This design comes from an exercise in tuning for small area, a short achievable clock period and few clock cycles per item on the open sky130 flow, not from production work.
Only simulation tests tie the RTL to the original design; equivalence was not proved.
Not every run is shown, and edits may drop behaviour that the tests do not exercise.

run_1/drive_strength.png
Scale: 2 px per µm.
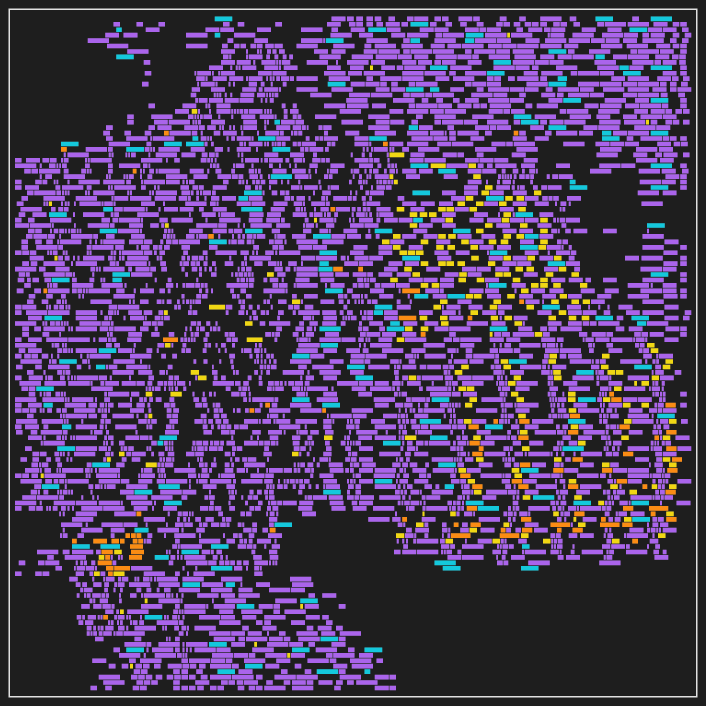
run_1/final_placement.png
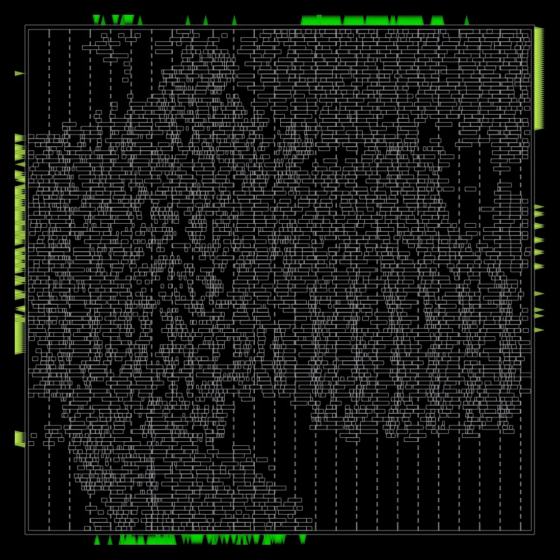
run_1/port_nets.png
Scale: 1.5 px per µm.
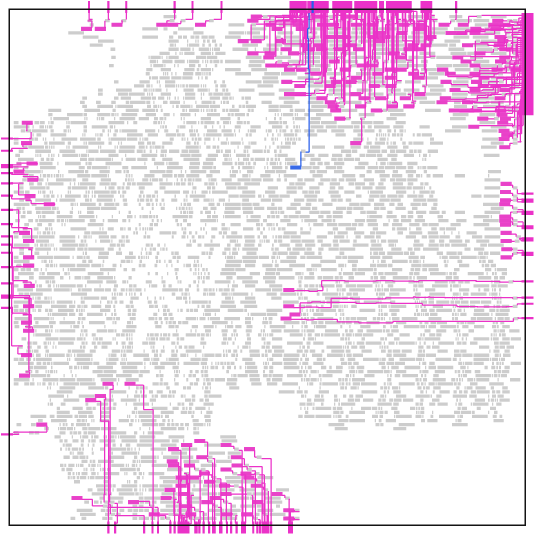
[flow/config.mk]
export PLATFORM = sky130hd
export DESIGN_NAME = precalc
export DESIGN_NICKNAME = precalc
export VERILOG_FILES = /design/flow/design.v
export SDC_FILE = /design/flow/constraint.sdc
export NUM_CORES = 4
export LEC_CHECK = 0
export CAP_MARGIN = 20
export CORE_MARGIN = 2
export CORE_UTILIZATION = 40
export SLEW_MARGIN = 20
[flow/constraint.sdc]
create_clock -name core_clock -period 5.5 [get_ports {clk}]
set_input_delay 1.1000 -clock core_clock [delete_from_list [all_inputs] [get_ports {clk}]]
set_output_delay 1.1000 -clock core_clock [all_outputs]
set_load 0.01 [all_outputs]
[flow/design.v]
module abs #(
  parameter WIDTH=8
  ) (
  input clk,
  input [WIDTH-1:0] i,
  output reg [WIDTH-1:0] o,
  output reg s
);
always@(posedge clk)
begin
  s <= i[WIDTH-1];
  o <= i[WIDTH-1] ? -i : i;
end
endmodule
module sign #(
  parameter WIDTH=8
  ) (
  input clk,
  input [WIDTH-1:0] i,
  input s,
  output reg [WIDTH-1:0] o
);
always@(posedge clk)
begin
  o <= s ? -i : i;
end
endmodule
module div_multistep #(
  parameter DIVISOR_WIDTH=8,
  parameter OUTPUT_WIDTH=8,
  parameter LOGSTEPS=2
  ) (
  input clk,
  input [LOGSTEPS-1:0] state,
  input [DIVISOR_WIDTH-1:0] divisor_in,
  input [DIVISOR_WIDTH:0] acc_in,
  input [OUTPUT_WIDTH-1:0] quot_in,
  input sign_in,
  output reg [DIVISOR_WIDTH-1:0] divisor_out,
  output [DIVISOR_WIDTH:0] acc_out,
  output [OUTPUT_WIDTH-1:0] quot_out,
  output reg sign_out
);
localparam STEPS = 1<<(LOGSTEPS);
reg [DIVISOR_WIDTH:0] acc_buf;
reg [OUTPUT_WIDTH-1:0] quot_buf;
wire [DIVISOR_WIDTH:0] acc = (state==0) ? acc_in : acc_buf;
wire [DIVISOR_WIDTH+1:0] acc_sub = acc - divisor_out;
wire acc_bigger = ~acc_sub[DIVISOR_WIDTH+1];
wire [DIVISOR_WIDTH:0] acc_temp = acc_bigger ? acc_sub : acc;
wire [OUTPUT_WIDTH-1:0] quot = (state==0) ? quot_in : quot_buf;
assign acc_out = acc_buf;
assign quot_out = quot_buf;
always@(posedge clk)
begin
  {acc_buf, quot_buf} <= {acc_temp, quot, acc_bigger};
end
always@(posedge clk)
begin
  if(state==STEPS-1)
  begin
    divisor_out <= divisor_in;
    sign_out <= sign_in;
  end
end
endmodule
module div_multi #(
  parameter DIVIDEND_WIDTH=21,
  parameter DIVISOR_WIDTH=12,
  parameter OUTPUT_WIDTH=22,
  parameter OUTPUT_FRAC=6,
  parameter LOGSTEPS=2
  ) (
  input clk,
  input rst,
  input [DIVIDEND_WIDTH-1:0] dividend,  
  input [DIVISOR_WIDTH-1:0] divisor,  
  output [OUTPUT_WIDTH-1:0] quotient,
  output pull,
  output push
);
localparam ITERATIONS = (OUTPUT_WIDTH+OUTPUT_FRAC)>>LOGSTEPS;
localparam INIT_PADDING = DIVISOR_WIDTH + OUTPUT_WIDTH - DIVIDEND_WIDTH;
localparam STEPS = 1<<(LOGSTEPS);
wire [DIVISOR_WIDTH-1:0] divisor_i [0:ITERATIONS];
wire [DIVISOR_WIDTH:0] accumulator [0:ITERATIONS];
wire [OUTPUT_WIDTH-1:0] quotient_i [0:ITERATIONS];
wire sign_i [0:ITERATIONS];
reg [LOGSTEPS-1:0] state;
always@(posedge clk)
begin
  if(rst)
    state <= 0;
  else
    state <= state + 1;
end
assign pull = state == STEPS - 3;
assign push = state == 1;
wire dividend_sign;
wire divisor_sign;
wire [DIVIDEND_WIDTH-1:0] dividend_abs;
abs #(.WIDTH(DIVIDEND_WIDTH)) abs_dividend (
  .clk(clk),
  .i(dividend),
  .o(dividend_abs),
  .s(dividend_sign)
);
abs #(.WIDTH(DIVISOR_WIDTH)) abs_divisor (
  .clk(clk),
  .i(divisor),
  .o(divisor_i[0]),
  .s(divisor_sign)
);
assign sign_i[0] = dividend_sign ^ divisor_sign;
assign {accumulator[0], quotient_i[0]} = { {INIT_PADDING{1'b0}}, dividend_abs, 1'b0};
genvar i;
generate
  for (i=0; i<ITERATIONS; i=i+1) begin
    div_multistep #(.DIVISOR_WIDTH(DIVISOR_WIDTH), .OUTPUT_WIDTH(OUTPUT_WIDTH), .LOGSTEPS(LOGSTEPS))
    step (
      .clk(clk),
      .state(state),
      .divisor_in(divisor_i[i]),
      .acc_in(accumulator[i]),
      .quot_in(quotient_i[i]),
      .sign_in(sign_i[i]),
      .divisor_out(divisor_i[i+1]),
      .acc_out(accumulator[i+1]),
      .quot_out(quotient_i[i+1]),
      .sign_out(sign_i[i+1])
    );
  end
endgenerate
reg quotient_sign;
always@(posedge clk) quotient_sign <= sign_i[ITERATIONS];
sign #(.WIDTH(OUTPUT_WIDTH)) sign_quotient (
  .clk(clk),
  .i(quotient_i[ITERATIONS]),
  .s(quotient_sign),
  .o(quotient)
);
endmodule
module precalc(
  input clk,
  input rst,
  input [121:0] vertices_data,
  input vertices_empty,
  output vertices_pull,
  output reg [216:0] triangle_data,
  input triangle_full,
  output reg triangle_push
);
localparam DSEL_Q =4'h0,
           DSEL_MZ=4'h1,
           DSEL_MR=4'h2,
           DSEL_MG=4'h3,
           DSEL_MB=4'h4,
           DSEL_M1=4'h5,
           DSEL_M2=4'h6,
           DSEL_M3=4'h7,
           DSEL_NZ=4'h8,
           DSEL_NR=4'h9,
           DSEL_NG=4'hA,
           DSEL_NB=4'hB;
localparam MSEL_QX=3'h0,
           MSEL_QZ=3'h1,
           MSEL_QR=3'h2,
           MSEL_QG=3'h3,
           MSEL_QB=3'h4;
wire [7:0] vertex_command = vertices_data[121:114];
wire [37:0] vertex_a = vertices_data[113:76];  
wire [37:0] vertex_b = vertices_data[75:38];  
wire [37:0] vertex_c = vertices_data[37:0];  
reg [7:0] command [0:1];
reg signed [16:0] dividend;  
reg signed [12:0] divisor;   
wire signed [17:0] quotient; 
reg signed [10:0] mult;  
wire signed [18:0] product;      
reg  [5:0] x1[0:1], x2[0:1], x3[0:1];  
reg  [5:0] y1[0:1], y2[0:1], y3[0:1];  
reg  [9:0] z1[0:1], z2[0:1], z3[0:1];  
reg  [4:0] r1[0:1], r2[0:1], r3[0:1];  
reg  [5:0] g1[0:1], g2[0:1], g3[0:1];  
reg  [4:0] b1[0:1], b2[0:1], b3[0:1];  
reg signed  [6:0] Q;      reg load_Q;       
reg signed [16:0] mz;     reg load_mz;      
reg signed [11:0] mr;     reg load_mr;      
reg signed [12:0] mg;     reg load_mg;      
reg signed [11:0] mb;     reg load_mb;      
reg signed [12:0] m1;     reg load_m1;      
reg signed [12:0] m2;     reg load_m2;      
reg signed [12:0] m3;     reg load_m3;      
reg signed [16:0] nz;     reg load_nz;      
reg signed [11:0] nr;     reg load_nr;      
reg signed [12:0] ng;     reg load_ng;      
reg signed [11:0] nb;     reg load_nb;      
reg signed [12:0] QMultX; reg load_QMultX;  
reg signed [16:0] QMultZ; reg load_QMultZ;  
reg signed [11:0] QMultR; reg load_QMultR;  
reg signed [12:0] QMultG; reg load_QMultG;  
reg signed [11:0] QMultB; reg load_QMultB;  
reg [3:0] div_sel;
reg [2:0] mult_sel;
wire div_next;
reg [5:0] state;
reg pop;
reg push;
reg empty[0:1];
wire [5:0] ya = vertex_a[31:26];
wire [5:0] yb = vertex_b[31:26];
wire [5:0] yc = vertex_c[31:26];
wire [2:0] sort_sel = {ya<=yb,ya<=yc,yb<=yc};
assign vertices_pull = pop & ~triangle_full;
always@(posedge clk)
begin
  if(rst)
  begin
    empty[0]<=1; empty[1]<=1;
  end
  else if(pop)
  begin
    empty[0]<=vertices_empty | triangle_full;
    empty[1]<=empty[0];
    case(sort_sel)
      'b111: begin  
        {x1[0],y1[0],z1[0],r1[0],g1[0],b1[0]} <= vertex_a;
        {x2[0],y2[0],z2[0],r2[0],g2[0],b2[0]} <= vertex_b;
        {x3[0],y3[0],z3[0],r3[0],g3[0],b3[0]} <= vertex_c;
      end
      'b110: begin  
        {x1[0],y1[0],z1[0],r1[0],g1[0],b1[0]} <= vertex_a;
        {x2[0],y2[0],z2[0],r2[0],g2[0],b2[0]} <= vertex_c;
        {x3[0],y3[0],z3[0],r3[0],g3[0],b3[0]} <= vertex_b;
      end
      'b011: begin  
        {x1[0],y1[0],z1[0],r1[0],g1[0],b1[0]} <= vertex_b;
        {x2[0],y2[0],z2[0],r2[0],g2[0],b2[0]} <= vertex_a;
        {x3[0],y3[0],z3[0],r3[0],g3[0],b3[0]} <= vertex_c;
      end
      'b100: begin  
        {x1[0],y1[0],z1[0],r1[0],g1[0],b1[0]} <= vertex_c;
        {x2[0],y2[0],z2[0],r2[0],g2[0],b2[0]} <= vertex_a;
        {x3[0],y3[0],z3[0],r3[0],g3[0],b3[0]} <= vertex_b;
      end
      'b001: begin  
        {x1[0],y1[0],z1[0],r1[0],g1[0],b1[0]} <= vertex_b;
        {x2[0],y2[0],z2[0],r2[0],g2[0],b2[0]} <= vertex_c;
        {x3[0],y3[0],z3[0],r3[0],g3[0],b3[0]} <= vertex_a;
      end
      'b000: begin  
        {x1[0],y1[0],z1[0],r1[0],g1[0],b1[0]} <= vertex_c;
        {x2[0],y2[0],z2[0],r2[0],g2[0],b2[0]} <= vertex_b;
        {x3[0],y3[0],z3[0],r3[0],g3[0],b3[0]} <= vertex_a;
      end
    endcase
    x1[1]<=x1[0];
    x2[1]<=x2[0];
    x3[1]<=x3[0];
    y1[1]<=y1[0];
    y2[1]<=y2[0];
    y3[1]<=y3[0];
    z1[1]<=z1[0];
    z2[1]<=z2[0];
    z3[1]<=z3[0];
    r1[1]<=r1[0];
    r2[1]<=r2[0];
    r3[1]<=r3[0];
    g1[1]<=g1[0];
    g2[1]<=g2[0];
    g3[1]<=g3[0];
    b1[1]<=b1[0];
    b2[1]<=b2[0];
    b3[1]<=b3[0];
    command[0]<=vertex_command;
    command[1]<=command[0];
  end
end
always@(posedge clk)
begin
  triangle_data <= { 
    command[1],
    x1[1],x2[1],x3[1],  
    y1[1],y2[1],y3[1],  
    m1,m2,m3,  
    z1[1],mz,nz,  
    r1[1],mr,nr,  
    g1[1],mg,ng,  
    b1[1],mb,nb   
  };
  triangle_push <= push & !empty[1];
end
always@*
begin
  pop = 0;
  div_sel = 0;
  load_Q = 0;
  load_mz = 0;
  load_mr = 0;
  load_mg = 0;
  load_mb = 0;
  load_m1 = 0;
  load_m2 = 0;
  load_m3 = 0;
  load_nz = 0;
  load_nr = 0;
  load_ng = 0;
  load_nb = 0;
  mult_sel = 0;
  load_QMultX = 0;
  load_QMultZ = 0;
  load_QMultR = 0;
  load_QMultG = 0;
  load_QMultB = 0;
  push = 0;
  case(state)
    'h00:
    begin
      div_sel = DSEL_Q;
    end
    'h01:
    begin
      div_sel = DSEL_Q;
      load_nz = 1;
    end
    'h02:
    begin
      div_sel = DSEL_Q;
    end
    'h03:
    begin
      div_sel = DSEL_Q;
    end
    'h04:
    begin
      div_sel = DSEL_MZ;
    end
    'h05:
    begin
      div_sel = DSEL_MZ;
      load_nr = 1;
    end
    'h06:
    begin
      div_sel = DSEL_MZ;
    end
    'h07:
    begin
      div_sel = DSEL_MZ;
    end
    'h08:
    begin
      div_sel = DSEL_MR;
    end
    'h09:
    begin
      div_sel = DSEL_MR;
      load_ng = 1;
    end
    'h0A:
    begin
      div_sel = DSEL_MR;
    end
    'h0B:
    begin
      div_sel = DSEL_MR;
    end
    'h0C:
    begin
      div_sel = DSEL_MG;
    end
    'h0D:
    begin
      div_sel = DSEL_MG;
      load_nb = 1;
    end
    'h0E:
    begin
      div_sel = DSEL_MG;
    end
    'h0F:
    begin
      div_sel = DSEL_MG;
    end
    'h10:
    begin
      div_sel = DSEL_MB;
    end
    'h11:
    begin
      div_sel = DSEL_MB;
    end
    'h12:
    begin
      div_sel = DSEL_MB;
    end
    'h13:
    begin
      div_sel = DSEL_MB;
    end
    'h14:
    begin
      div_sel = DSEL_M1;
    end
    'h15:
    begin
      div_sel = DSEL_M1;
    end
    'h16:
    begin
      div_sel = DSEL_M1;
    end
    'h17:
    begin
      div_sel = DSEL_M1;
    end
    'h18:
    begin
      div_sel = DSEL_M2;
    end
    'h19:
    begin
      div_sel = DSEL_M2;
    end
    'h1A:
    begin
      div_sel = DSEL_M2;
    end
    'h1B:
    begin
      div_sel = DSEL_M2;
    end
    'h1C:
    begin
      div_sel = DSEL_M3;
    end
    'h1D:
    begin
      div_sel = DSEL_M3;
      load_Q = 1;
    end
    'h1E:
    begin
      div_sel = DSEL_M3;
      push = 1;
    end
    'h1F:
    begin
      mult_sel = MSEL_QX;
      div_sel = DSEL_M3;
    end
    'h20:
    begin
      mult_sel = MSEL_QZ;
    end
    'h21:
    begin
      load_mz = 1;
      mult_sel = MSEL_QR;
      load_QMultX = 1;
    end
    'h22:
    begin
      mult_sel = MSEL_QG;
      load_QMultZ = 1;
    end
    'h23:
    begin
      mult_sel = MSEL_QB;
      load_QMultR = 1;
    end
    'h24:
    begin
      div_sel = DSEL_NZ;
      load_QMultG = 1;
    end
    'h25:
    begin
      div_sel = DSEL_NZ;
      load_mr = 1;
      load_QMultB = 1;
    end
    'h26:
    begin
      div_sel = DSEL_NZ;
    end
    'h27:
    begin
      div_sel = DSEL_NZ;
    end
    'h28:
    begin
      div_sel = DSEL_NR;
    end
    'h29:
    begin
      div_sel = DSEL_NR;
      load_mg = 1;
    end
    'h2A:
    begin
      div_sel = DSEL_NR;
    end
    'h2B:
    begin
      div_sel = DSEL_NR;
    end
    'h2C:
    begin
      div_sel = DSEL_NG;
    end
    'h2D:
    begin
      div_sel = DSEL_NG;
      load_mb = 1;
    end
    'h2E:
    begin
      div_sel = DSEL_NG;
    end
    'h2F:
    begin
      div_sel = DSEL_NG;
    end
    'h30:
    begin
      div_sel = DSEL_NB;
    end
    'h31:
    begin
      div_sel = DSEL_NB;
      load_m1 = 1;
    end
    'h32:
    begin
      div_sel = DSEL_NB;
    end
    'h33:
    begin
      div_sel = DSEL_NB;
    end
    'h34:
    begin
      mult_sel = MSEL_QX;
    end
    'h35:
    begin
      load_m2 = 1;
    end
    'h39:
    begin
      load_m3 = 1;
    end
    'h3F:
    begin
      pop = 1;
    end
  endcase
end
always@(posedge clk)
begin
  if(rst)
    state <= 0;
  else
    state <= state + 1;
end
reg signed [6:0] y3y1;
reg signed [6:0] y2y1;
reg signed [6:0] y3y2;
reg signed [6:0] x3x1;
reg signed [6:0] x2x1;
reg signed [6:0] x3x2;
reg signed [10:0] z3z1;
reg signed [5:0] r3r1;
reg signed [6:0] g3g1;
reg signed [5:0] b3b1;
reg signed [12:0] x2Qxx1;
reg signed [16:0] z2Qzz1;
reg signed [11:0] r2Qrr1;
reg signed [12:0] g2Qgg1;
reg signed [11:0] b2Qbb1;
always@*
begin
  y3y1   = (y3[0]-y1[0]);
  y2y1   = (y2[0]-y1[0]);
  y3y2   = (y3[0]-y2[0]);
  x3x1   = (x3[0]-x1[0]);
  x2x1   = (x2[0]-x1[0]);
  x3x2   = (x3[0]-x2[0]);
  z3z1   = (z3[0]-z1[0]);
  r3r1   = (r3[0]-r1[0]);
  g3g1   = (g3[0]-g1[0]);
  b3b1   = (b3[0]-b1[0]);
  x2Qxx1 = (-QMultX-{x1[0],6'h00})+{x2[0],6'h00};
  z2Qzz1 = (-QMultZ-{z1[0],6'h00})+{z2[0],6'h00};
  r2Qrr1 = (-QMultR-{r1[0],6'h00})+{r2[0],6'h00};
  g2Qgg1 = (-QMultG-{g1[0],6'h00})+{g2[0],6'h00};
  b2Qbb1 = (-QMultB-{b1[0],6'h00})+{b2[0],6'h00};
end
always@(posedge clk)
begin
  case(div_sel)
    DSEL_Q : dividend <= y2y1;
    DSEL_MZ: dividend <= z3z1;
    DSEL_MR: dividend <= r3r1;
    DSEL_MG: dividend <= g3g1;
    DSEL_MB: dividend <= b3b1;
    DSEL_M1: dividend <= x3x1;
    DSEL_M2: dividend <= x2x1;
    DSEL_M3: dividend <= x3x2;
    DSEL_NZ: dividend <= z2Qzz1;
    DSEL_NR: dividend <= r2Qrr1;
    DSEL_NG: dividend <= g2Qgg1;
    DSEL_NB: dividend <= b2Qbb1;
    default: dividend <= 0;
  endcase
end
always@(posedge clk)
begin
  case(div_sel)
    DSEL_Q : divisor <= y3y1;
    DSEL_MZ: divisor <= y3y1;
    DSEL_MR: divisor <= y3y1;
    DSEL_MG: divisor <= y3y1;
    DSEL_MB: divisor <= y3y1;
    DSEL_M1: divisor <= y3y1;
    DSEL_M2: divisor <= y2y1;
    DSEL_M3: divisor <= y3y2;
    DSEL_NZ: divisor <= x2Qxx1;
    DSEL_NR: divisor <= x2Qxx1;
    DSEL_NG: divisor <= x2Qxx1;
    DSEL_NB: divisor <= x2Qxx1;
    default: divisor <= 0;
  endcase
end
always@(posedge clk)
begin
  if(load_Q)
  begin
    Q<=quotient[6:0];
  end
  if(load_mz)
  begin
    mz<=quotient[16:0];
  end
  if(load_mr)
  begin
    mr<=quotient[11:0];
  end
  if(load_mg)
  begin
    mg<=quotient[12:0];
  end
  if(load_mb)
  begin
    mb<=quotient[11:0];
  end
  if(load_m1)
  begin
    m1<=quotient[12:0];
  end
  if(load_m2)
  begin
    m2<=quotient[12:0];
  end
  if(load_m3)
  begin
    m3<=quotient[12:0];
  end
  if(load_nz)
  begin
    nz<=quotient[16:0];
  end
  if(load_nr)
  begin
    nr<=quotient[11:0];
  end
  if(load_ng)
  begin
    ng<=quotient[12:0];
  end
  if(load_nb)
  begin
    nb<=quotient[11:0];
  end
end
always@(posedge clk) 
begin
  case(mult_sel)
    MSEL_QX: mult <= x3x1;
    MSEL_QZ: mult <= z3z1;
    MSEL_QR: mult <= r3r1;
    MSEL_QG: mult <= g3g1;
    MSEL_QB: mult <= b3b1;
    default: mult <= 0;
  endcase
end
always@(posedge clk)
begin
  if(load_QMultX)
  begin
    QMultX<=product[12:0];
  end
  if(load_QMultZ)
  begin
    QMultZ<=product[16:0];
  end
  if(load_QMultR)
  begin
    QMultR<=product[11:0];
  end
  if(load_QMultG)
  begin
    QMultG<=product[12:0];
  end
  if(load_QMultB)
  begin
    QMultB<=product[11:0];
  end
end
div_multi #(
  .DIVIDEND_WIDTH(17),
  .DIVISOR_WIDTH(13),
  .OUTPUT_WIDTH(18),
  .OUTPUT_FRAC(6),
  .LOGSTEPS(2)
) precalcdiv (
  .clk(clk),
  .rst(rst),
  .dividend(dividend),
  .divisor(divisor),
  .quotient(quotient),
  .pull(div_next)
);
reg signed [18:0] product_r;
always@(posedge clk)
  product_r <= $signed({1'h0,Q}) * mult;
assign product = product_r;
endmodule
[flow/run.sh]
#!/bin/bash
# synth_recipe.tcl (not shown) runs the flow's synth.tcl, then flattens the netlist and writes it again
# the make line also repeats each setting of config.mk as NAME=value (left out here)
make -C /OpenROAD-flow-scripts/flow DESIGN_CONFIG=/design/flow/config.mk WORK_HOME=/design/flow/orfs CLKGATE_MAP_FILE= SYNTH_SCRIPT=/design/flow/synth_recipe.tcl finish
==> metrics.md, run 1 <==
| Metric | Value |
|---|---|
| Status | `no timing/DRC/antenna violations` |
| Critical path class | `reg -> reg` |
| Initial antenna violation count | `4` |
| Post-synthesis cell count | `3751` |
| Skew-Pair Late Insertion Delay | `0.74 ns` |
| #FFs+latches synth | `between 1000 and 1500` |
| Post-Synth Adder-Cell Area | `between 10% and 20%` |
| HP Class | `reg -> reg` |
| Worst Skew | `about 0.083 ns` |
| Fraction of area in multi-input gates | `33.25%` |
| Setup bufs post-CTS | `0` |
| Min-Delay Endpoint | `triangle_data[2]` |
| Clock sink count | `1048` |
| CP endpoint kind | `flip-flop` |
| Die W | `about 340 µm` |
| Worst-Margin Slew | `1.056 ns` |
| Number of DRC markers in iteration 0 | `1731` |
| Number of synthesized flops with an enable pin | `497` |
| Largest Register | `triangle_data` |
| I/O Buffers | `about 340` |
| H-tree depth | `3` |
| Die height | `343.1 µm` |
| Final worst path period share | `81.63%` |
| Post-Synth XOR/XNOR Area | `3.771%` |
| Reg-to-reg slack, setup | `1.01 ns` |
| Nets | `4647` |
| Post-synth top flop | `dfxtp_1` |
| Layout cells sized above 1 | `a little under an eighth` |
| Layout clock area frac | `7.090%` |
| Post-synthesis sequential area ratio | `56.44%` |
| Required @ worst endpoint | `6.13 ns` |
| Area after DPL | `51320 µm²` |
| Crit path time final | `4.490 ns` |
| Fillers | `10230` |
| Seq. cell area | `25960 µm²` |
| Most common cell after layout, fill and taps aside | `dfxtp_1` |
| Terminus of the critical flop-to-flop path | `product[15]` |
| Most frequent cells in the layout | `549 x dfxtp_1, 497 x edfxtp_1, 365 x inv_1` |
| Multi-input gates | `roughly 2200` |
| Crit start category | `flip-flop` |
| Post-synthesis compound-gate area fraction | `under 10%` |
| Die Footprint | `approximately 120000 µm²` |
| Worst Hold Path Cells | `0` |
| Crit Path Max Fanout | `11` |
| Post-Route WL | `111700 µm` |
| Area of the multi-input gates | `between 15000 and 20000 µm²` |
| Final ANT Viol Nets | `0` |
| Maximum clock frequency | `about 220 MHz` |
| Synth area leaders | `edfxtp_1 32%, dfxtp_1 24%, ha_1 7.2%` |
| Met3 wire len | `about 5600 µm` |
| Largest net degree at the start of global routing | `79` |
| Fin Setup TNS | `0 ns` |
| Clock buf count | `about 160` |
| Busiest layer in global routing | `met2` |
| Met3 Usage GRT | `2.870%` |
| Ant diodes | `0` |
| Number of vias per cell | `approximately 5.0` |
| RSZ-0062 raised after global routing | `no` |
| Via count of the first global-routing pass | `28760` |
| Arrival time at the worst endpoint | `slightly above 5 ns` |
| Synthesized Nets | `4247` |
| Final setup vio count | `0` |
| Nonclk buf count | `around 380` |
| Synth top area share | `32.46%` |
| Total GRT Usage | `around a fifth` |
| Largest register FFs | `217` |
| CTS tree | `yes` |
| Slew Viols, Final | `0` |
| Worst R2R Start | `Q[2]` |
| Num CTS Buffers | `110` |
| Io pins | `around 350` |
| DR DRC count | `0` |
| Routed met1 length | `slightly below 50000 µm` |
| Resized cells post-CTS | `0` |
| DP HPWL | `83610 µm` |
| Invs w/o clock | `367` |
| Portion of netlist area occupied by mux cells | `6.356%` |
| M2 GR Usage | `between 30% and 40%` |
| Synth warn | `26` |
| Via count | `28740` |
Testbench counts for the RTL of run 1, summed over its fixed seeds: cycles 33,536, items 512.
Notes on drive_strength.png above:
colour	size	cells	share	most used
purple	drive 1 or less	3766	89%	dfxtp_1
yellow	drive 2	228	5.4%	mux2_2
cyan	drive 6 and up	163	3.8%	clkbuf_16
orange	drive 3 to 4	92	2.2%	mux2_4
PnR worst setup slack: 1.010 ns
Area Growth Syn to Fin: 20.19%
Post-Layout Inst Area: 55270 µm²

Notes on final_placement.png above:
n_taps: 1512
Seq/total area: 46.97%
FP Rows: 124
Core Region: 114200 µm²
FFs & Latches: 1048

Notes on port_nets.png above:
colour	port	bits	direction	edge	end cells	wire
magenta	triangle_data	217	output	92 top, 65 right, 42 bottom, 18 left	217	8150 µm
blue	triangle_push	1	output	top	1	111 µm

==> run 1: synth_stat cells, types with 18 or more instances <==
library cell  instances
a21o_1               54
nor2_1              150
mux2_4               35
inv_1               365
xnor2_1             155
dfxtp_1             551
o21ai_0              75
and2_1               59
o21ai_1              29
o21a_1               24
a21oi_1              94
xor2_1               43
a22oi_1             117
mux2_2              179
nand2b_1             20
buf_2                33
nor3_1               82
nand3_1              39
fa_1                104
ha_1                266
or3_1                19
nand2_1             342
mux2i_1              28
a211o_1              18
a211oi_1             39
edfxtp_1            497
nor2b_1              58
clkbuf_1             40
==> run 1: per-stage QoR <==
stage	hold WS, ns	utilization (%)	std cells
after floorplan	0.3233	-	3751
after global placement	0.3237	44.94	5550
after detailed placement	0.3269	44.94	5550
after CTS	0.3011	48.38	5760
after global routing	0.3172	48.40	5761
final	0.2917	48.40	5761
==> run 1: critical path: stages, from the launching register on <==
cell and delay (ns):
edfxtp_1 0.53, and2_1 0.22, fa_1 0.44, fa_1 0.49, inv_1 0.05, fa_1 0.48
fa_1 0.49, inv_1 0.04, ha_1 0.31, o21a_1 0.15, o21ai_1 0.13, nand2b_1 0.10
a31o_1 0.25, a41o_1 0.26, o41ai_1 0.32, xnor2_1 0.16
## Run 2: large edit since run 1, in outline
flow/design.v: 739 -> 1696 lines; modules unchanged: 0
  precalc: edited, 597 -> 1696 lines
  removed: abs, sign, div_multistep, div_multi
--- a/flow/config.mk
+++ b/flow/config.mk
@@ -6,6 +6,8 @@
 export NUM_CORES = 4
 export LEC_CHECK = 0
+export ABC_AREA = 1
 export CAP_MARGIN = 20
 export CORE_MARGIN = 2
-export CORE_UTILIZATION = 40
+export CORE_UTILIZATION = 60
+export SETUP_SLACK_MARGIN = 2.6
 export SLEW_MARGIN = 20
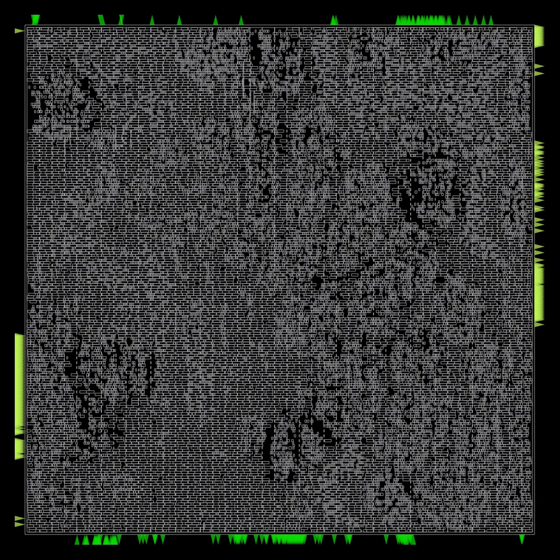
run_2/final_placement.png
n_taps: 4180
Core Region: 317500 µm²
post-route insts no fill: 27570

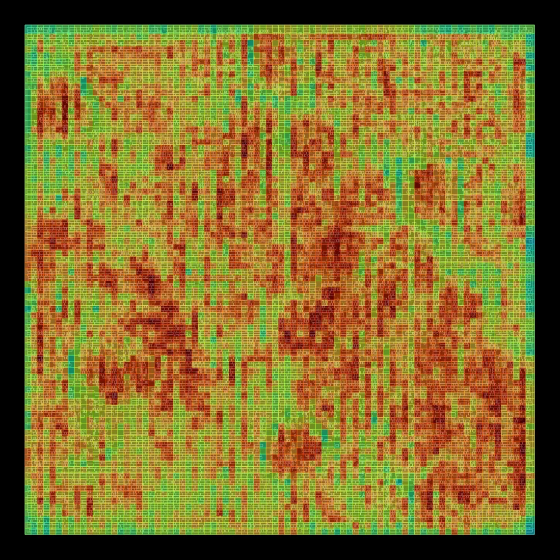
run_2/final_congestion.png
GR Util met1: 40.72%
Total GRT Usage: 32.37%
routed length per instance: 19.56 µm
M2 GR Usage: 53.80%
busiest layer in global routing: met2

==> run 2 against run 1 <==
  * Still clean on timing, DRC and antenna
  * Routed wire length increased to 4.8 times the previous value
  * Critical path depth increased by 2
  * Via count increased to 5.1 times the previous value
  * Synthesized cell count increased to 5.9 times the previous value
  * Critical path type unchanged
==> metrics.md, run 2 <==
| Metric | Value |
|---|---|
| Most used cell, CP | `buf_4` |
| Post-synthesis cell count | `22210 (+490%)` |
| CTS tree | `yes` |
| Post-synth top flop | `dfxtp_1` |
| Seq/total area | `36.76% (-10 points)` |
| Terminus of the critical flop-to-flop path | `NB_S_s4[11]` |
| FFs & Latches | `4012 (+280%)` |
| Largest net degree at the start of global routing | `77 (-2.5%)` |
| Number of synthesized flops with an enable pin | `0 (-100%)` |
| Via count of the first global-routing pass | `143700 (+400%)` |
| Buf/Inv on CP | `12 (+10)` |
| #FFs+latches synth | `4012 (+280%)` |
| Invs w/o clock | `4053 (+1000%)` |
| Layout clock area frac | `6.320% (-0.77 points)` |
| Final setup vio count | `0 (unchanged)` |
| Skew-Pair Late Insertion Delay | `0.97 ns (+0.23 ns)` |
| Min-Delay Endpoint | `nb_b7_s15` |
| Area Growth Syn to Fin | `14.51%` |
| Dpl cells | `26420 (+380%)` |
| Num CTS Buffers | `385 (+250%)` |
| Worst Hold Path Cells | `0 (unchanged)` |
| FP Rows | `207 (+67%)` |
| Required @ worst endpoint | `6.38 ns (+0.25 ns)` |
| Setup bufs post-CTS | `172 (+172)` |
| GP Congestion | `1.010` |
| Die Footprint | `323300 µm² (+170%)` |
| Resized cells post-CTS | `551 (+551)` |
| Nonclk buf count | `753 (+100%)` |
| Fin Setup TNS | `0 ns (unchanged)` |
| CP max stage cell | `fa_2` |
| Synth top area share | `41.99% (+9.5 points)` |
| Fillers | `25030 (+140%)` |
| Area of the multi-input gates | `96390 µm² (+420%)` |
| Synth warn | `1 (-96%)` |
| Post-Route WL | `539500 µm (+380%)` |
| DP HPWL | `412000 µm (+390%)` |
| Clock sink count | `4012 (+280%)` |
| Largest delay share family, worst path | `buffers and inverters` |
| Ant diodes | `92 (+92)` |
| Max incr delay on CP | `0.60 ns (+0.07 ns)` |
| Critical path class | `reg -> reg` |
| Most frequent cell after synthesis | `nand2_1` |
| Layout cells sized above 1 | `8.450% (-2.9 points)` |
| Worst path depth | `17 (+2)` |
| I/O Buffers | `344 (unchanged)` |
| Reg-to-reg slack, setup | `2.40 ns (+1.39 ns)` |
| CP endpoint kind | `flip-flop` |
| Io pins | `345 (unchanged)` |
| Commonest cells in the netlist | `4482 x nand2_1, 4012 x dfxtp_1, 4010 x inv_1, 1555 x ha_1, 1179 x a21oi_1` |
| Maximum clock frequency | `322.5 MHz (+45%)` |
| Nets | `25610 (+450%)` |
| Clock buf count | `498 (+220%)` |
| Crit-path cells | `buf_12 -> buf_16 -> nand2_4 -> inv_2 -> fa_2 -> inv_2 -> buf_4 -> buf_4 -> buf_4 -> buf_4 -> buf_4 -> buf_4 -> buf_6 -> xor2_4 -> xor2_2 -> xor2_1 -> inv_1` |
| Most common cell after layout, fill and taps aside | `nand2_1` |
| Multi-input gates | `13780 (+510%)` |
| Post-synthesis sequential area ratio | `41.99% (-14 points)` |
| Crit start category | `flip-flop` |
| Initial antenna violation count | `42 (+38)` |
| Crit Path Max Fanout | `6 (-5)` |
| Worst R2R Start | `Q_s3[3]` |
| Crit path time final | `3.101 ns (-1.389 ns)` |
| Slew Viols, Final | `0 (unchanged)` |
| Die W | `568.6 µm (+66%)` |
| Seq. cell area | `80500 µm² (+210%)` |
| Arrival time at the worst endpoint | `3.98 ns (-1.14 ns)` |
| Synthesized Nets | `24830 (+480%)` |
| Die height | `568.6 µm (+66%)` |
| RSZ-0062 raised after global routing | `yes` |
| DR DRC count | `0 (unchanged)` |
| Most frequent cells in the layout | `4372 x nand2_1, 3910 x dfxtp_1, 3836 x inv_1` |
| HP Class | `reg -> reg` |
| Worst-Margin Slew | `1.144 ns (+0.08861 ns)` |
| Worst Skew | `0.08142 ns (-0.001299 ns)` |
| Number of DRC markers in iteration 0 | `11220 (+550%)` |
| Synth area leaders | `dfxtp_1 42%, ha_1 10%, fa_1 9.9%` |
| Fraction of area in multi-input gates | `44.01% (+11 points)` |
| Via count | `146700 (+410%)` |
| Status | `no timing/DRC/antenna violations` |
| Hold Worst Slack | `0.2828 ns (-0.008979 ns)` |
| Gr ovfl total | `0` |
| H-tree depth | `5 (+2)` |
| Final worst path period share | `56.38% (-25 points)` |
Testbench counts for the RTL of run 2, summed over its fixed seeds: cycles 656, items 512.
run 2: per-stage QoR:
step	setup slack, ns	utilization [%]	area (µm²)
after detailed placement	0.7879	62.72	199100
after CTS	2.520	67.90	215600
after global routing	2.325	68.97	219000
final	2.399	68.97	219000
after global placement	0.7894	62.72	199100
after floorplan	2.105	-	191900
run 2: kinds of logic after synthesis:
group	synth area share [%]
flops	41.99
compound gates	8.817
xor+xnor	4.255
simple gates	16.04
fa+ha+maj	20.04
mux	0.07915
buf+inv	8.772
run 2: layer usage:
layer,wire length [µm],vias up,track usage (%),part of all wire (%)
met3,35120,1303,4.516,6.5
li1,-,71860,-,-
met1,221300,68480,40.72,41
met2,248800,5041,53.80,46
met4,34150,16,17.72,6.3
met5,123,-,0,0.023
==> run 2 -> run 3 <==
--- a/flow/config.mk
+++ b/flow/config.mk
@@ -8,6 +8,6 @@
 export ABC_AREA = 1
 export CAP_MARGIN = 20
 export CORE_MARGIN = 2
-export CORE_UTILIZATION = 60
+export CORE_UTILIZATION = 40
 export SETUP_SLACK_MARGIN = 2.6
 export SLEW_MARGIN = 20
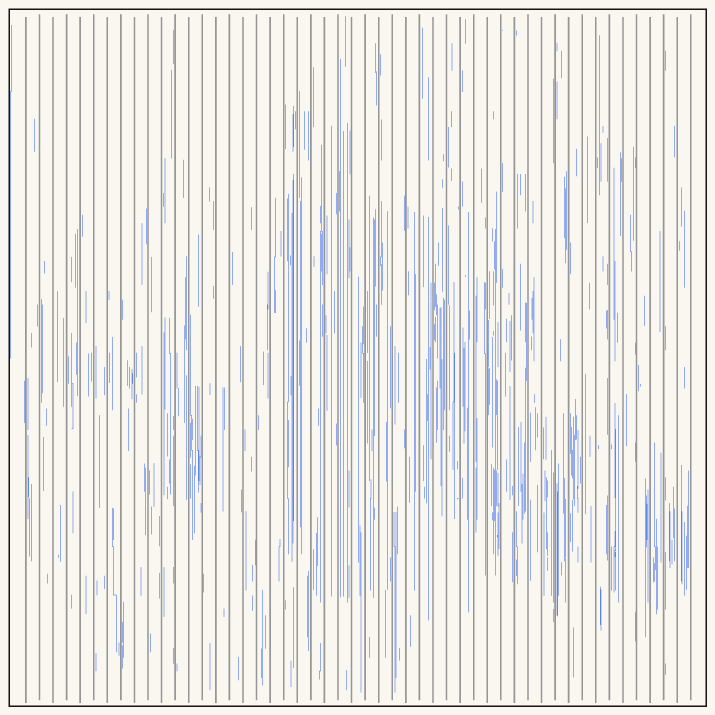
run_3/met4.png
Scale: 1 px per µm. Supply wires on this layer in grey.
nets with wire on the layer	312
main direction	vertical
share of all routed wire	5.7%
longest straight run	538 µm
via count: 144100
Post-Route WL: 542200 µm

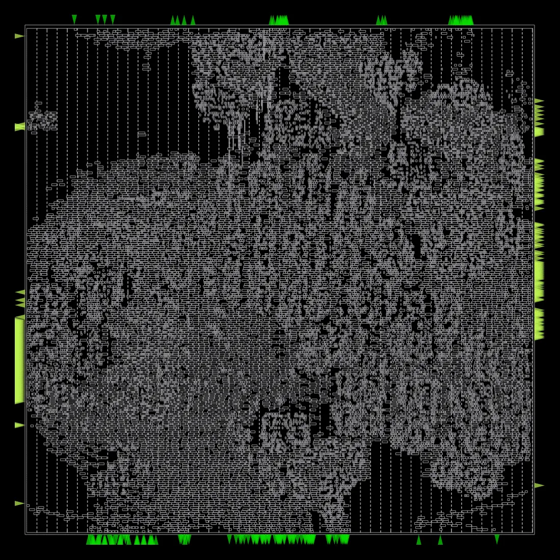
run_3/final_placement.png
post-route insts no fill: 29970
FFs & Latches: 4012
Fillers: 45670
Core Region: 475500 µm²

==> run 3 against run 2 <==
  * Via count decreased by 1.8%
  * Worst hold slack got worse by 0.038 ns
  * Count of clock-buffer cells in the layout increased by 51
  * Register-to-register slack improved by 0.05 ns
  * Non-clock buffer count increased by 28
  * Setup slack improved by 0.051 ns
  * Global-route usage decreased by 11 points
  * Critical endpoint is now Q_s3[4]
  * Highest routed layer unchanged
==> metrics.md, run 3 <==
| Metric | Value |
|---|---|
| Layout cells sized above 1 | `8.636% (+0.19 points)` |
| Reg-to-reg slack, setup | `2.45 ns (+0.05 ns)` |
| CP max stage cell | `fa_2` |
| Worst Hold Path Cells | `0 (unchanged)` |
| Via count of the first global-routing pass | `141100 (-1.8%)` |
| Most common cell after layout, fill and taps aside | `nand2_1` |
| Crit Path Max Fanout | `4 (-2)` |
| Status | `no timing/DRC/antenna violations` |
| Met3 Usage GRT | `3.010% (-1.5 points)` |
| Total GRT Usage | `21.78% (-11 points)` |
| FP Rows | `253 (+22%)` |
| Io pins | `345 (unchanged)` |
| Final worst path period share | `55.46% (-0.92 points)` |
| GP Congestion | `0.9647 (-4.5%)` |
| Most frequent cells in the layout | `4378 x nand2_1, 3896 x dfxtp_1, 3849 x inv_1` |
| Min-Delay Endpoint | `b3_s3[2]` |
| Buf/Inv on CP | `1 (-11)` |
| Portion of netlist area occupied by mux cells | `0.07916% (unchanged)` |
| Synth top area share | `41.99% (unchanged)` |
| GR Util met1 | `27.53% (-13 points)` |
| I/O Buffers | `344 (unchanged)` |
| Main combinational cell family by area after synthesis | `adder cells` |
| Most used cell, CP | `nand2_2` |
| Post-Place Worst Slack | `0.8069 ns (+0.01902 ns)` |
| Worst R2R Start | `qm_cs2_s2[12]` |
| Area Growth Syn to Fin | `16.64%` |
| DR DRC count | `0 (unchanged)` |
| Most frequent cell after synthesis | `nand2_1` |
| HP Class | `reg -> reg` |
| Routed length per instance | `18.09 µm (-7.5%)` |
| Post-Synth Adder-Cell Area | `20.04% (unchanged)` |
| Number of DRC markers in iteration 0 | `9619 (-14%)` |
| Initial antenna violation count | `45 (+7.1%)` |
| Gr ovfl total | `0 (unchanged)` |
| Simple-gate portion of the synthesized area | `16.04% (unchanged)` |
| Synth warn | `1 (unchanged)` |
| PnR worst setup slack | `2.450 ns (+0.05080 ns)` |
| Num CTS Buffers | `415 (+7.8%)` |
| Crit start category | `flip-flop` |
| Worst Skew | `0.1479 ns (+0.06647 ns)` |
| Nets | `25670 (+0.24%)` |
| Clock sink count | `4012 (unchanged)` |
| Critical path class | `reg -> reg` |
| Worst path depth | `17 (unchanged)` |
| Largest net degree at the start of global routing | `45 (-42%)` |
| Synthesized Nets | `24830 (unchanged)` |
| Maximum clock frequency | `327.9 MHz (+1.7%)` |
| Max incr delay on CP | `0.59 ns (about the same)` |
| Worst-Margin Slew | `1.149 ns (+0.004999 ns)` |
| Terminus of the critical flop-to-flop path | `Q_s3[4]` |
| Post-synthesis sequential area ratio | `41.99% (unchanged)` |
| Crit path time final | `3.050 ns (-0.05080 ns)` |
| Fin Setup TNS | `0 ns (unchanged)` |
| Required @ worst endpoint | `6.35 ns (-0.03 ns)` |
| DP HPWL | `424000 µm (+2.9%)` |
| #FFs+latches synth | `4012 (unchanged)` |
| Synth area leaders | `dfxtp_1 42%, ha_1 10%, fa_1 9.9%` |
| Skew-Pair Late Insertion Delay | `1.08 ns (+0.11 ns)` |
| Die height | `695.5 µm (+22%)` |
| Layout Utilization | `46.92% (-22 points)` |
| H-tree depth | `5 (unchanged)` |
| CTS tree | `yes` |
| Slew Viols, Final | `0 (unchanged)` |
| Crit-path cells | `fa_2 -> fa_1 -> ha_4 -> nand2_4 -> nor2_4 -> buf_4 -> a21oi_4 -> o21ai_4 -> nand2_2 -> nand2_2 -> nand2_2 -> nand2_2 -> nand2_2 -> nand2_2 -> a21oi_1 -> o21ai_0 -> nand2_1` |
| Die W | `695.5 µm (+22%)` |
| Commonest cells in the netlist | `4482 x nand2_1, 4012 x dfxtp_1, 4010 x inv_1, 1555 x ha_1, 1179 x a21oi_1` |
| Largest delay share family, worst path | `adder cells` |
| Post-synthesis compound-gate area fraction | `8.817% (unchanged)` |
| Arrival time at the worst endpoint | `3.90 ns (-0.08 ns)` |
==> run 3: cell counts after synthesis <==
No cell type changed its count.
==> run 3: timing repair <==
action,CTS,global route
gates resized for setup,540,569
endpoints found under the setup margin,805,573
endpoints found under the hold margin,0,0
gates cloned,11,15
pin swaps,61,205
buffers inserted,178,173
==> run 3: layout make-up <==
cell class	count	area (µm²)	share of cell area (%)
Inverter	4047	15540	6.967
Clock inverter	224	3080	1.381
Timing Repair Buffer	781	7452	3.340
Sequential cell	4012	80540	36.10
Tap cell	6375	7976	3.575
Antenna cell	192	480.5	0.2154
Clock buffer	549	11510	5.159
Multi-Input combinational cell	13780	96440	43.23
Timing Repair inverter	10	65.06	0.02916
==> run 3: routing by layer <==
| layer | part of all wire, % | vias to the layer above | wire length [µm] |
|---|---|---|---|
| met5 | 0.014 | - | 76 |
| met4 | 5.7 | 12 | 30920 |
| met3 | 5.1 | 1069 | 27620 |
| met2 | 46 | 3666 | 250300 |
| met1 | 43 | 67290 | 233300 |
| li1 | - | 72050 | - |
## Run 4: large edit since run 3, in outline
flow/design.v: 1696 -> 1701 lines; modules unchanged: 0
  precalc: edited, 1696 -> 1701 lines
--- a/flow/config.mk
+++ b/flow/config.mk
@@ -10,4 +10,4 @@
 export CORE_MARGIN = 2
 export CORE_UTILIZATION = 40
-export SETUP_SLACK_MARGIN = 2.6
+export SETUP_SLACK_MARGIN = 2.7
 export SLEW_MARGIN = 20
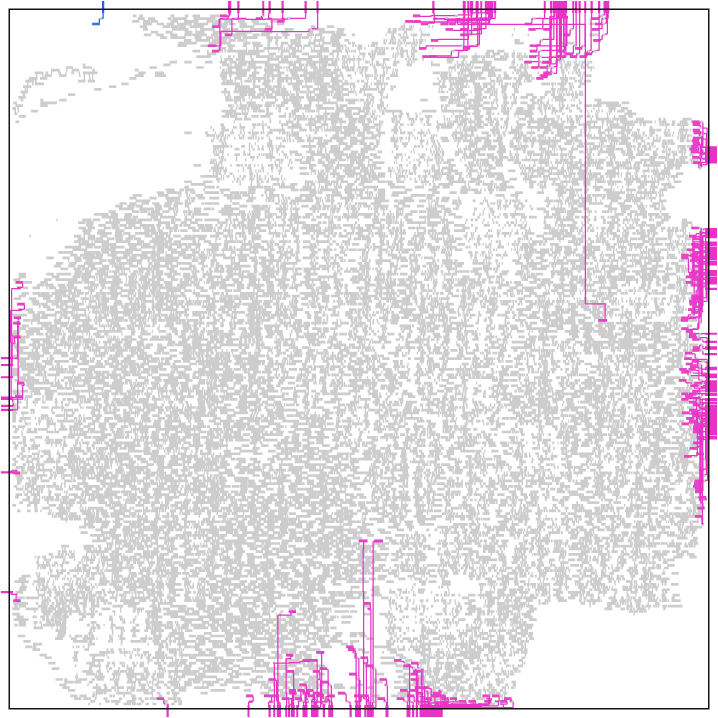
run_4/port_nets.png
Scale: 1 px per µm.
colour	port	bits	direction	edge	end cells	wire
magenta	triangle_data	217	output	91 right, 66 bottom, 51 top, 9 left	217	8940 µm
blue	triangle_push	1	output	top	1	13.5 µm

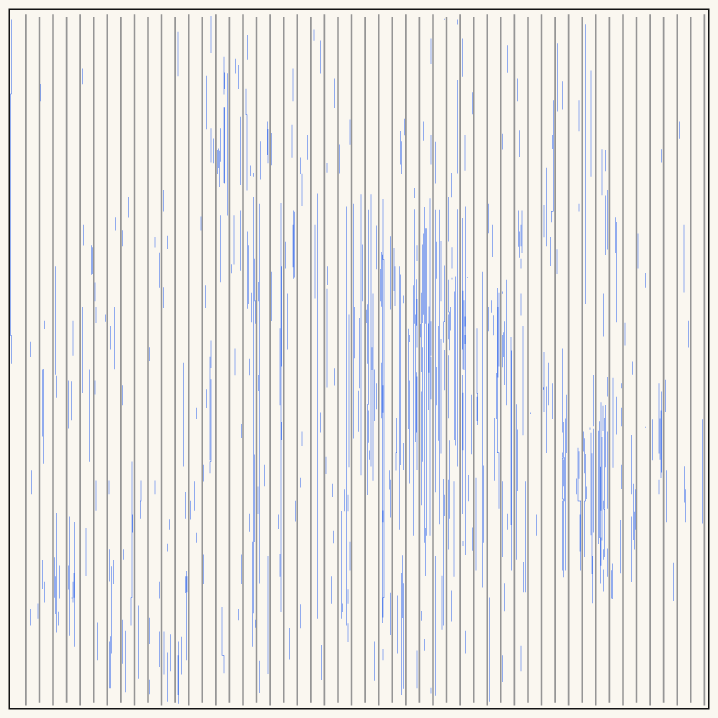
run_4/met4.png
Scale: 1 px per µm. Supply wires on this layer in grey.
longest straight run	425 µm
nets with wire on the layer	289
wire length on this layer	28.3 mm
main direction	vertical
share of all routed wire	5.3%
via count: 144200
Post-Route WL: 531900 µm

==> run 4 against run 3 <==
  * Still clean
  * Sequential share of layout area fell by 0.080 points
  * Routed wire length fell by 1.9%
  * Critical path type unchanged
  * Critical endpoint unchanged
  * Largest cell class unchanged
  * Highest routed layer unchanged
==> metrics.md, run 4 <==
| Metric | Value |
|---|---|
| GP Congestion | `0.9465 (-1.9%)` |
| FP Rows | `254 (+0.40%)` |
| Area of the multi-input gates | `98300 µm² (+1.9%)` |
| Final Hold Fails | `0` |
| Met3 wire len | `25650 µm (-7.1%)` |
| Synth top area share | `42.22% (+0.23 points)` |
| Arrival time at the worst endpoint | `3.85 ns (-0.05 ns)` |
| Nets | `25850 (+0.69%)` |
| CP endpoint kind | `flip-flop` |
| Routed met1 length | `231100 µm (-0.96%)` |
| RSZ-0062 raised after global routing | `yes` |
| Post-synth top flop | `dfxtp_1` |
| Largest net degree at the start of global routing | `63 (+40%)` |
| Post-synthesis sequential area ratio | `42.22% (+0.23 points)` |
| M2 GR Usage | `35.65%` |
| Total GRT Usage | `21.14% (-0.65 points)` |
| Status | `no timing/DRC/antenna violations` |
| CTS tree | `yes` |
| Maximum clock frequency | `342.4 MHz (+4.4%)` |
| Initial antenna violation count | `36 (-20%)` |
| Slew headroom | `19.85%` |
| Worst Skew | `0.1331 ns (-0.01480 ns)` |
| Buf/Inv on CP | `1 (unchanged)` |
| Most common cell after layout, fill and taps aside | `nand2_1` |
| Area Growth Syn to Fin | `17.55%` |
| Worst-Margin Slew | `1.201 ns (+0.05186 ns)` |
| Fin Setup TNS | `0 ns (unchanged)` |
| Post-Synth Adder-Cell Area | `20.05% (about the same)` |
| DP HPWL | `412800 µm (-2.6%)` |
| CP max stage cell | `fa_1` |
| Die Footprint | `487300 µm²` |
| H-tree depth | `5 (unchanged)` |
| Fillers | `45970 (+0.67%)` |
| Syn_area_per_cell | `8.642 µm²` |
| Synth warn | `1 (unchanged)` |
| Routed length per instance | `17.69 µm (-2.2%)` |
| HP Class | `reg -> reg` |
| Io pins | `345 (unchanged)` |
| Commonest cells in the netlist | `4510 x nand2_1, 4064 x dfxtp_1, 3998 x inv_1, 1568 x ha_1, 1253 x a21oi_1` |
| Seq. cell area | `81600 µm² (+1.3%)` |
| Crit path time final | `2.921 ns (-0.1294 ns)` |
| Crit start category | `flip-flop` |
| Resized cells post-CTS | `870 (+61%)` |
| Num CTS Buffers | `421 (+1.4%)` |
| Most used cell, CP | `nand2_2` |
| Hold Worst Slack | `0.2132 ns` |
| Post-Syn Area | `192700 µm²` |
| Maxcap violations | `0` |
| Post-synthesis cell count | `22300` |
| Most frequent cells in the layout | `4338 x nand2_1, 3945 x dfxtp_1, 3848 x inv_1` |
| Crit Path Max Fanout | `2 (-2)` |
| Max incr delay on CP | `0.59 ns (about the same)` |
| Post-route insts no fill | `30060 (+0.31%)` |
| Clock sink count | `4064 (+1.3%)` |
| Required @ worst endpoint | `6.43 ns (+0.08 ns)` |
| Simple-gate portion of the synthesized area | `15.68% (-0.36 points)` |
| Asr flop ratio synth | `0%` |
| Post-synthesis compound-gate area fraction | `8.843% (+0.026 points)` |
| CTS max path bufs | `4` |
| I/O Buffers | `344 (unchanged)` |
| Final setup vio count | `0` |
| Crit-path cells | `fa_1 -> fa_1 -> ha_1 -> nand2_2 -> buf_4 -> o21ai_1 -> a21oi_1 -> o21ai_2 -> nand2_2 -> nand2_2 -> nand2_2 -> nand2_2 -> nand2_2 -> nand2_2 -> a21oi_1 -> o21ai_1 -> nand2_1` |
| Post-Place Worst Slack | `0.7723 ns (-0.03463 ns)` |
| Number of synthesized flops with an enable pin | `0` |
| #FFs+latches synth | `4064 (+1.3%)` |
| Die W | `698.1 µm (+0.37%)` |
| Layout cells sized above 1 | `10.07% (+1.4 points)` |
| DR DRC count | `0 (unchanged)` |
| Post-Synth XOR/XNOR Area | `4.417%` |
| Die height | `698.1 µm (+0.37%)` |
| Number of DRC markers in iteration 0 | `9237 (-4.0%)` |
| Met3 Usage GRT | `2.773% (-0.24 points)` |
| Main combinational cell family by area after synthesis | `adder cells` |
| Final worst path period share | `53.10% (-2.4 points)` |
| Setup bufs post-CTS | `189 (+6.2%)` |
| Layout Utilization | `47.26% (+0.34 points)` |
| Slew Viols, Final | `0 (unchanged)` |
| Synth area leaders | `dfxtp_1 42%, ha_1 10%, fa_1 9.9%` |
| Dpl cells | `28730` |
| Via count of the first global-routing pass | `141700 (+0.38%)` |
| Most frequent cell after synthesis | `nand2_1` |
| Critical path class | `reg -> reg` |
| DR WL met2 | `246800 µm (-1.4%)` |
| Hold buffer count at CTS | `0` |
| Core Region | `479300 µm² (+0.80%)` |
| Skew-Pair Late Insertion Delay | `1.07 ns (about the same)` |
| PnR worst setup slack | `2.579 ns (+0.1294 ns)` |
| Post-Layout Inst Area | `around 230000 µm²` |
| GR Util met1 | `26.87% (-0.66 points)` |
| Portion of netlist area occupied by mux cells | `0.07922% (about the same)` |
| Synthesized Nets | `24940 (+0.44%)` |
| Largest area contributor in the netlist | `dfxtp_1` |
| Largest delay share family, worst path | `adder cells` |
| 1st-pass router iterations | `6` |
| First-pass GRT wire length | `between 800000 and 900000 µm` |
| Top sig layer | `met5` |
| Gr ovfl total | `0 (unchanged)` |
Testbench counts for the RTL of run 4, summed over its fixed seeds: cycles 656, items 512.
run 4: changes by cell type after synthesis, sizes merged, moves of 13 or more:
cell / change
nand2: +18
nor2: -45
o21a: -13
dfxtp: +52
inv: -17
a211oi: -14
a21oi: +71
nand3: -49
ha: +13
nor3: -36
clkbuf: +34
xnor2: +41
o21bai: +13
run 4: area by class of cell:
class / count / area share [%]
diodes: 97 / 0.1072
inverters: 4034 / 6.871
repair buffers: 857 / 3.408
clock inverters: 222 / 1.375
clock buffers: 562 / 5.236
multi-input cells: 13810 / 43.40
well taps: 6400 / 3.535
repair inverters: 15 / 0.04253
flip-flops and latches: 4064 / 36.02
run 4: final timing paths:
| kind | from | slack (ns) | cells after the start | to |
|---|---|---|---|---|
| hold reg to reg | r1_s14[0] | 0.21 | 0 | r1_s15[0] |
| setup reg to reg | qm_cs2_s2[7] | 2.58 | 17 | Q_s3[4] |
| hold / removal | r1_s14[0] | 0.21 | 0 | r1_s15[0] |
| setup / recovery | qm_cs2_s2[7] | 2.58 | 17 | Q_s3[4] |

-- what the ideal ports hide --
In the flow no input, the clock included, has a driving cell. The finished layouts below were timed again as built, in two steps. Step 1 sets driving cells, clkbuf_16 on the clock port and buf_2 on the other inputs (assumed; they add their load-dependent delay and slew). Step 2 moves the port delays by t, midway between the first and last clock arrival at a register: inputs arrive t later, outputs are due t later. That takes back most of the time a late clock gives input paths. Slacks: ideal / step 1 / step 2; pairs: ideal / step 1.
run | shift t [ns] | setup WS [ns] | worst setup path at the end | latest minus earliest clock arrival (ns) | pins driven straight from the clock port
run 1 | 0.776 | 1.010 / 1.010 / 0.827 | input to register | 0.089 / 0.089 | 1
run 2 | 1.049 | 2.399 / 2.399 / 1.663 | input to register | 0.098 / 0.098 | 1
run 3 | 1.121 | 2.450 / 2.450 / 1.584 | input to register | 0.170 / 0.170 | 1
run 4 | 1.120 | 2.579 / 2.579 / 1.686 | input to register | 0.144 / 0.144 | 1
After both steps setup and hold are still met in every run listed. The setup slack of run 4, which loses most, moves by 0.000 ns with the drivers and by -0.893 ns with both steps.
